From an optimization exercise on the open Yosys and OpenROAD flow, aimed at small area; shortcuts taken in it are not production practice. The RTL was checked by simulation tests, not by an equivalence proof against the original design. Some runs may be left out. An edit can pass the tests and still lose a function that they never use.

Run 1, signal wires on met4:
Drawn at 2 px/um. Supply wires on this layer in grey.
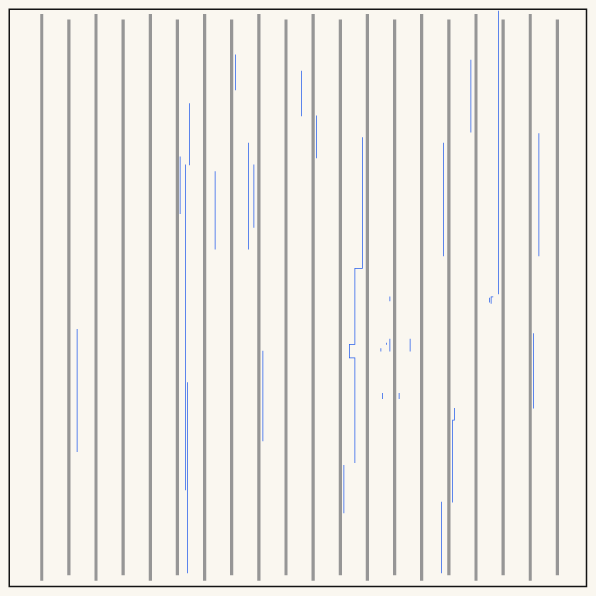
Run 1, clock routing:
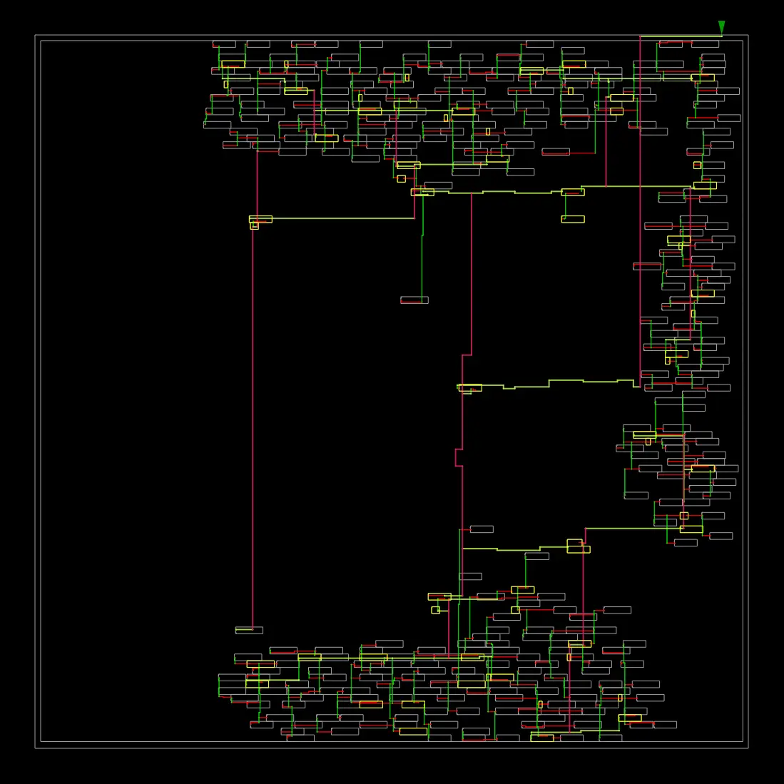
Run 1, metal 1:
Drawn at 3 px/um. Supply wires on this layer in grey.
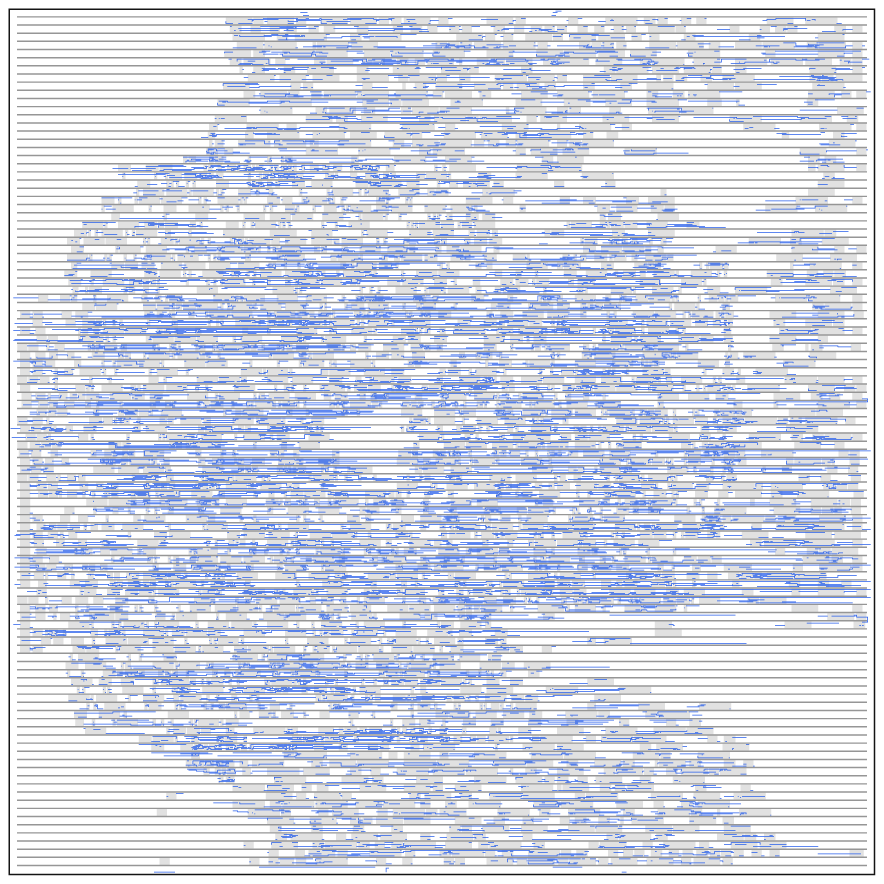
==> flow/design.v <==
module mmult(
    input clk,
    input reset_n,
    input enable,
    input [0:9*8-1] A_mat,
    input [0:9*8-1] B_mat,
    output reg valid,
    output reg [0:9*18-1] C_mat
);
    reg [1:0] cycle;
    reg [53:0] r0, r1, r2;
    wire [0:23] a_row = cycle[1] ? A_mat[48:71] : (cycle[0] ? A_mat[24:47] : A_mat[0:23]);
    wire [7:0] a0 = a_row[0:7];
    wire [7:0] a1 = a_row[8:15];
    wire [7:0] a2 = a_row[16:23];
    wire [17:0] c0 = a0 * B_mat[0:7]   + a1 * B_mat[24:31] + a2 * B_mat[48:55];
    wire [17:0] c1 = a0 * B_mat[8:15]  + a1 * B_mat[32:39] + a2 * B_mat[56:63];
    wire [17:0] c2 = a0 * B_mat[16:23] + a1 * B_mat[40:47] + a2 * B_mat[64:71];
    always @(posedge clk) begin
        if (enable) begin
            r0 <= r1;
            r1 <= r2;
            r2 <= {c0, c1, c2};
        end
    end
    always @(posedge clk or negedge reset_n) begin
        if (!reset_n) begin
            valid <= 1'b0;
            cycle <= 2'd0;
            C_mat <= 162'd0;
        end else if (enable) begin
            cycle <= cycle + 2'd1;
            if (cycle == 2'd3) begin
                C_mat <= {r0, r1, r2};
                valid <= 1'b1;
            end
        end else begin
            valid <= 1'b0;
        end
    end
endmodule
==> flow/run.sh <==
#!/bin/bash
# synth_recipe.tcl (not shown) runs the flow's synth.tcl, then flattens the netlist and writes it again
# the make line also repeats each setting of config.mk as NAME=value (left out here)
make -C /OpenROAD-flow-scripts/flow DESIGN_CONFIG=/design/flow/config.mk WORK_HOME=/design/flow/orfs CLKGATE_MAP_FILE= SYNTH_SCRIPT=/design/flow/synth_recipe.tcl finish
==> flow/config.mk <==
export PLATFORM = sky130hd
export DESIGN_NAME = mmult
export DESIGN_NICKNAME = mmult
export VERILOG_FILES = /design/flow/design.v
export SDC_FILE = /design/flow/constraint.sdc
export NUM_CORES = 4
export LEC_CHECK = 0
export CAP_MARGIN = 20
export CORE_MARGIN = 2
export CORE_UTILIZATION = 40
export SLEW_MARGIN = 20
==> flow/constraint.sdc <==
create_clock -name core_clock -period 10.0 [get_ports {clk}]
set_input_delay 2.0000 -clock core_clock [delete_from_list [all_inputs] [get_ports {clk}]]
set_output_delay 2.0000 -clock core_clock [all_outputs]
set_load 0.01 [all_outputs]
==> impl_metrics.yaml, run 1 <==
status:
  status: "no timing/DRC/antenna violations"
sta:
  setup_slack_ps: 1649
  relSlewSlack_pct: 36.05
  max_freq_mhz: 119.7
  tightest_slew_ps: 959.3
  report.final.slew_viol_count: 0
  setup_tns_ps: 0
  setup_viol: 0
  hold_viol: 0
  fin_crit_sh_pct: 83.51
  fin_crit_ps: 8351
  rsz0062_at_grt: "no"
setup_path:
  crit_fanout: 10
  critPathKind: "in -> reg"
  startpoint: "A_mat[35]"
  critPathTopFamily: "adder cells"
  worstPathCellList: "clkdlybuf4s50_1, mux2i_1, nor2_1, a21oi_2, buf_4, nor2b_1, fa_1, inv_1, fa_1, inv_1, fa_1, fa_1, fa_1, fa_1, inv_1, fa_1, inv_1, ha_1, o21a_1, o31a_1, nor2_1, o31ai_2, o22ai_1, xnor2_1"
  worstSetupStartpointType: "input port"
  timing.rr.start: "cycle[1]$_DFFE_PN0P_"
  r2r-end: "r2[49]$_DFFE_PP_"
  crit_arrival_ps: 8640
  crit_path_end: "r2[15]$_DFFE_PP_"
  r2r_slack_ps: 2260
  rr_worst_depth: 22
  cpMostUsedCell: "fa_1"
  crit_buf_inv: 6
  cp_slowest_cell: "a21oi_2"
  cp.depth: 24
  worst_path_largest_cell_delay_ps: 570
  cp-end-kind: "flop"
  critPathRequiredTime_ps: 10280
final_layout:
  seq_area_share_pct: 23.77
  multi_input_area_share_pct: 53.71
  fin_cells: 4296
  nonClockBufferCount: 350
  fillCellCount: 7543
  antenna_cells: 5
  dominant_cells: "multi-input gates"
  area_growth_pct: 17.39
  num-nets-final: 4133
  ff_latch_area_mm2: 0.008996
  buffer_area_share_pct: 9.040
  inv_count: 692
  multi_input_area_mm2: 0.02032
  mostFrequentLayoutCell: "inv_1"
  design.seq.count: 327
  drive_gt1_share_pct: 9.316
  clk_share_pct: 3.075
  post-route-util_pct: 47.21
  most-common-layout-cells: "692 x inv_1, 483 x fa_1, 319 x and2_1"
  num-multi-input-gates: 1799
placed_design:
  pre_cts_ws_ps: 1094
  hpwl_um: 61130
  place_inst: 4228
  io_buffers: 309
  place_congestion: 0.8466
detailed_routing:
  detail-route-antenna-nets: 0
  vias_per_cell: 4.718
  first_pass_iters: 5
  drt_iter0_markers: 943
  wl_per_cell_um: 17.72
  drc_errors: 0
synthesis:
  synth_xor_xnor_area_share_pct: 0.9509
  synth_compound_area_share_pct: 2.632
  syn_area_mm2: 0.03224
  synth_cell_types: 58
  netlist_instances: 2897
  synth_warnings: 1
  avgSynthCellArea_um2: 11.13
  synth_edf_count: 162
  synth_top_family_by_area: "adder cells"
  synth_adder_area_share_pct: 41.56
  synth_top_area_cell: "fa_1"
  synth-seq-area-share_pct: 27.90
  synthSimpleGateAreaFrac_pct: 11.26
  synth-seq-cells: 327
  yosys-top-cells-count: "692 x inv_1, 483 x fa_1, 319 x and2_1"
  ys_top_cells_by_area: "fa_1 30%, edfxtp_1 15%, dfrtp_1 13%"
  synth.most_common_cell: "inv_1"
  synth_ff_type: "dfrtp_1"
  synth-async-reset-ratio_pct: 50.46
  synth.area.mux_share_pct: 6.501
  yosys.area.top_type_share_pct: 30.00
grt:
  grt_max_degree: 104
  grt_pass1_vias: 21660
  grt_pass1_wl_um: 122500
  grt_usage_pct: 19.17
  antenna_found_initial: 12
  grt_overflow: 0
hold_path:
  whs_path_depth: 0
  min_to: "r0[9]$_DFFE_PP_"
  holdCritPathClass: "reg -> reg"
  hp-start: "r1[9]$_DFFE_PP_"
clock_tree:
  cts-root-buf: "clkbuf_16"
  tritoncts: "done"
  clkSinkCount: 327
  post_cts_resize_count: 0
  clock_path_buffers: 3
  cts_hold_buffers: 0
  htree_num_levels: 2
  clk_pin_slew_worst_paths_ps: 70
  post-cts-setup-buffers: 0
floorplan:
  taps: 1060
  die_w_um: 287.9
  rows: 104
  core_area_mm2: 0.08016
  fp.dieH_um: 287.9
  dieArea_mm2: 0.08288
  initial_utilization_pct: 40.22
  ios: 310
job:
  cap_violations: 0
## Picture notes: 'signal wires on met4'
main direction: vertical
wire length on this layer: 1,250 um
longest straight run: 163 um
via count: 20,270
total wire length: 76,130 um

## Picture notes: 'clock routing'
Fin Clk Skew: 30.57 ps
clock buffers: 44
Clk Latency, worst-skew pair: 560 ps
total CTS buffers: 35

## Picture notes: 'metal 1'
longest straight run: 121 um
wire length on this layer: 33.9 mm
nets with wire on the layer: 3,748
main direction: horizontal
share of all routed wire: 45%
routing usage on met1: 26.01%

[run 1: per-stage QoR]
| stage | hold WS [ps] | instance area, um2 |
|---|---|---|
| after floorplan | 422.2 | 32240 |
| after global placement | 428.7 | 36670 |
| after detailed placement | 430.3 | 36670 |
| after CTS | 440.8 | 37830 |
| after global routing | 453.0 | 37830 |
| final | 438.6 | 37840 |
[run 1: flip-flops by register name, summed over array words and instances (netlist names)]
signal	cells
C_mat	162
r0	54
r1	54
r2	54
cycle	2
valid	1
[run 1: metal layers]
layer / GRT usage, % / wire length (um) / up-vias
li1: - / - / 9471
met4: 3.718 / 1246 / 10
met2: 32.33 / 36660 / 403
met1: 26.01 / 33940 / 10320
met5: 0 / 57 / -
met3: 3.384 / 4221 / 67
--- run 2: outline of the changes from run 1 ---
flow/design.v: 41 -> 1746 lines; modules unchanged: 0
  mmult: edited, 41 -> 1728 lines
  mmult_sel: new, 8 lines
  mmult_fa: new, 10 lines
==> module mmult_sel as of run 2 <==
module mmult_sel(
    input [2:0] row_sel,
    input [0:71] A_mat,
    output [0:23] a_row
);
    assign a_row = ({24{row_sel[0]}} & A_mat[0:23]) | ({24{row_sel[1]}} & A_mat[24:47]) |
                   ({24{row_sel[2]}} & A_mat[48:71]);
endmodule
==> module mmult_fa as of run 2 <==
module mmult_fa(
    input a,
    input b,
    input c,
    output s,
    output co
);
    assign s = a ^ b ^ c;
    assign co = (a & b) | (c & (a ^ b));
endmodule
--- a/flow/config.mk
+++ b/flow/config.mk
@@ -6,6 +6,8 @@
 export NUM_CORES = 4
 export LEC_CHECK = 0
+export ABC_AREA = 1
 export CAP_MARGIN = 20
 export CORE_MARGIN = 2
 export CORE_UTILIZATION = 40
 export SLEW_MARGIN = 20
+export SYNTH_HIERARCHICAL = 1
==> run 2 against run 1 <==
- still clean
- non-clock buffer count rose by 198
- global-route usage is 2.5 points higher
- sequential cell count up 1
- routed wire length is 12% lower
- critical path depth did not move
- final cell count down 27%
- synthesized cell count decreased by 35%
- critical path type unchanged
==> impl_metrics.yaml, run 2 <==
clock_tree:
  clkSinkCount: 328
  cts_hold_buffers: 0
  tritoncts: "done"
  clock_latency_ps: 550
  post-cts-setup-buffers: 1
  cts-root-buf: "clkbuf_16"
  post_cts_resize_count: 29
  htree_num_levels: 1
  clk_pin_slew_worst_paths_ps: 60
  clock_path_buffers: 3
status:
  status: "no timing/DRC/antenna violations"
setup_path:
  crit_buf_inv: 4
  critPathKind: "in -> reg"
  cp-end-kind: "flop"
  timing.rr.start: "cycle[0]$_DFFE_PN0P_"
  worst_path_largest_cell_delay_ps: 540
  cpMostUsedCell: "fa_2"
  cp_slowest_cell: "fa_1"
  rr_worst_depth: 26
  worstPathCellList: "clkdlybuf4s50_1, nand2_1, nand3_2, buf_12, buf_12, buf_4, nand2_1, fa_2, fa_1, fa_1, fa_1, fa_1, fa_2, fa_1, fa_2, fa_2, fa_2, fa_2, fa_2, fa_2, fa_2, fa_2, fa_2, fa_1"
  critPathRequiredTime_ps: 10290
  crit_arrival_ps: 10110
  critPathTopFamily: "adder cells"
  crit_fanout: 8
  worstSetupStartpointType: "input port"
placed_design:
  place_inst: 3093
  place_area_mm2: 0.03084
  hpwl_um: 56560
  io_buffers: 309
  pre_cts_ws_ps: -866.0
  place_congestion: 0.9219
sta:
  relSlewSlack_pct: 42.61
  hold_viol: 0
  setup_tns_ps: 0
  tightest_slew_ps: 860.9
  setup_slack_ps: 184.5
  report.final.slew_viol_count: 0
  fin_crit_ps: 9815
  max_freq_mhz: 101.9
  timing.hold.ws_ps: 413.5
  setup_viol: 0
  fin_crit_sh_pct: 98.15
detailed_routing:
  detail-route-antenna-nets: 0
  vias_per_cell: 5.023
  wl_per_cell_um: 21.33
  drc_errors: 0
  drt_iter0_markers: 1185
  first_pass_iters: 6
floorplan:
  taps: 790
  die_w_um: 252.9
  core_area_mm2: 0.06148
  initial_utilization_pct: 40.32
  dieArea_mm2: 0.06398
  fp.dieH_um: 252.9
  rows: 91
  ios: 310
synthesis:
  synth_compound_area_share_pct: 0
  synth_top_family_by_area: "adder cells"
  synth_cell_types: 16
  synth_edf_count: 324
  synth_warnings: 7
  avgSynthCellArea_um2: 13.23
  synth-async-reset-ratio_pct: 1.220
  synth_adder_area_share_pct: 44.49
  synth-seq-cells: 328
  syn_area_mm2: 0.02479
  synth.area.mux_share_pct: 0
  netlist_instances: 1873
  synthSimpleGateAreaFrac_pct: 13.00
  synth_xor_xnor_area_share_pct: 0
  synth_ff_type: "edfxtp_1"
  synth.most_common_cell: "nand2_1"
  ys_top_cells_by_area: "fa_1 44%, edfxtp_1 39%, nand2_1 10%"
  yosys-top-cells-count: "658 x nand2_1, 549 x fa_1, 324 x edfxtp_1"
  synth_top_area_cell: "fa_1"
  yosys.area.top_type_share_pct: 44.34
final_layout:
  ff_latch_area_mm2: 0.009829
  clk_share_pct: 2.972
  regMostFlops: "cmn"
  final_area_mm2: 0.03199
  inv_count: 5
  seq_area_share_pct: 30.73
  largest_reg_flops: 162
  num-multi-input-gates: 1423
  design.seq.count: 328
  most-common-layout-cells: "657 x nand2_1, 469 x fa_1, 324 x edfxtp_1"
  num-nets-final: 3035
  area_growth_pct: 29.06
  multi_input_area_share_pct: 45.66
  buffer_area_share_pct: 17.46
  antenna_cells: 1
  drive_gt1_share_pct: 16.15
  mostFrequentLayoutCell: "nand2_1"
  multi_input_area_mm2: 0.01461
  post-route-util_pct: 52.03
  nonClockBufferCount: 548
  dominant_cells: "multi-input gates"
hold_path:
  whs_path_depth: 0
  hp-start: "rn0[45]$_DFFE_PP_"
  holdCritPathClass: "reg -> reg"
  min_to: "cmn[8]$_DFFE_PP_"
grt:
  grt_overflow: 0
  grt_pass1_vias: 17770
  grt_usage_pct: 21.69
job:
  cap_violations: 0
## run 2: layer usage
metal / GRT usage [%] / share of wire (%) / vias to the layer above / wire length, um
met5: 0 / 0.061 / - / 41
met1: 29.72 / 41 / 8173 / 27360
met3: 5.942 / 10 / 122 / 6787
met2: 34.07 / 46 / 750 / 31100
li1: - / - / 6773 / -
met4: 6.340 / 2.8 / 6 / 1913
## run 2: how the worst max path moves through the flow
| stage | startpoint | endpoint | slack, ps | depth (start not counted) |
|---|---|---|---|---|
| 3_5_place_dp | A_mat[37] | rn2[16]$_DFFE_PP_ | -870 | 23 |
| 3_3_place_gp | A_mat[7] | rn2[16]$_DFFE_PP_ | -780 | 24 |
| 4_1_cts | A_mat[31] | rn2[16]$_DFFE_PP_ | 3 | 24 |
| 5_1_grt | A_mat[55] | rn2[52]$_DFFE_PP_ | -20 | 24 |
| 6_report | A_mat[45] | rn2[16]$_DFFE_PP_ | 180 | 24 |
| 2_1_floorplan | A_mat[63] | rn2[34]$_DFFE_PP_ | 0.4 | 22 |
## run 2: cell families after synthesis
kind of cell  count (synthesis)
simple gates                844
fa+ha+maj                   552
flops                       328
buf+inv                     148
other cells                   1
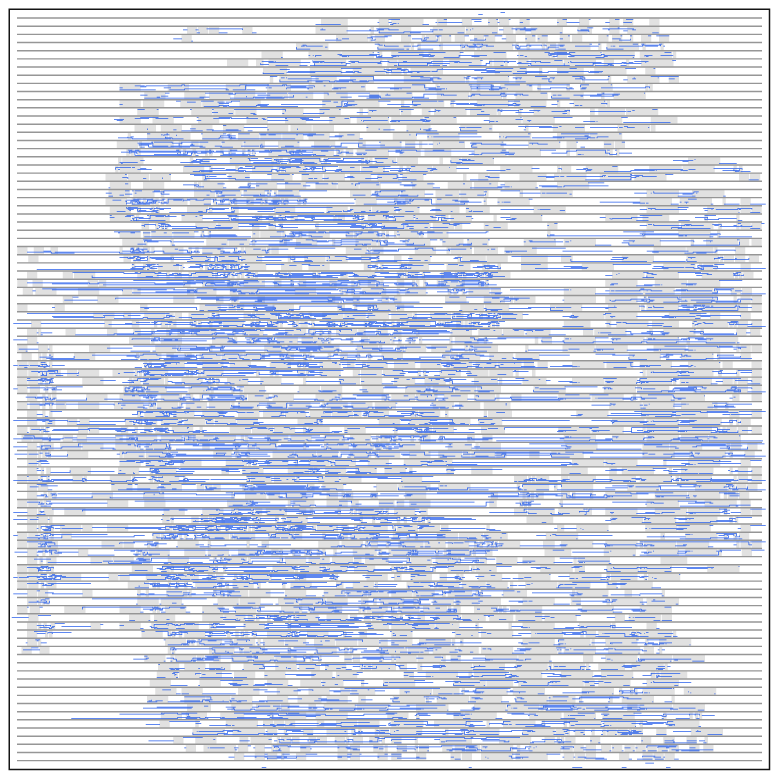
Run 2: metal 1
Drawn at 3 px/um. Supply wires on this layer in grey.
wire length on this layer: 27.4 mm
longest straight run: 92.9 um
main direction: horizontal
share of all routed wire: 41%
nets with wire on the layer: 2,555
via count: 15,820
routing usage on met1: 29.72%
total wire length: 67,200 um

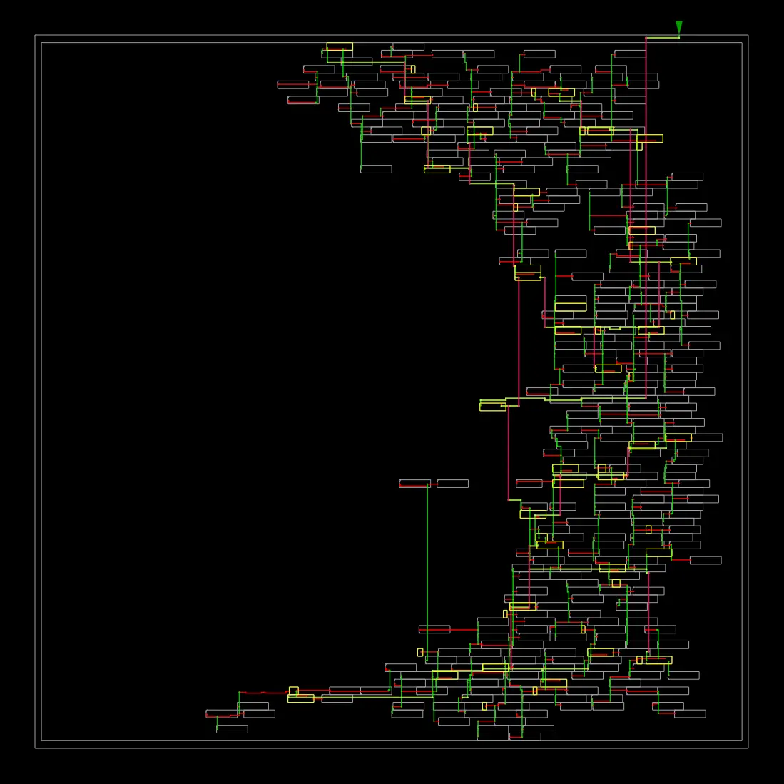
Run 2: clock routing
total CTS buffers: 30
clock buffers: 35

-- separate check: timing with driven ports --
How much do the figures lean on ideal ports? The routed layouts below were timed once more, with nothing changed but the port constraints. Step 1, drivers: a clkbuf_16 drives clk and a buf_2 each remaining input, both assumed. Step 2, shift: input delay + t, output delay - t, t = (earliest + latest rising clock arrival at the registers) / 2. This alone moves slack from input paths to output paths. Three values: ideal ports, drivers, drivers and shift; two values: the first two.
run	shift t [ns]	setup slack, ns	clock arrival spread, ns	worst data-port slew with drivers (ns)	cell pins on the clock port's net
run 1	0.605	1.649 / 1.689 / 1.084	0.036 / 0.036	0.15	1
run 2	0.599	0.185 / 0.213 / -0.386	0.014 / 0.013	0.10	1
With both steps, setup timing fails in run 2, where it was met with ideal ports. The setup slack of run 2, which loses most, moves by +0.028 ns with the drivers and by -0.571 ns with both steps.
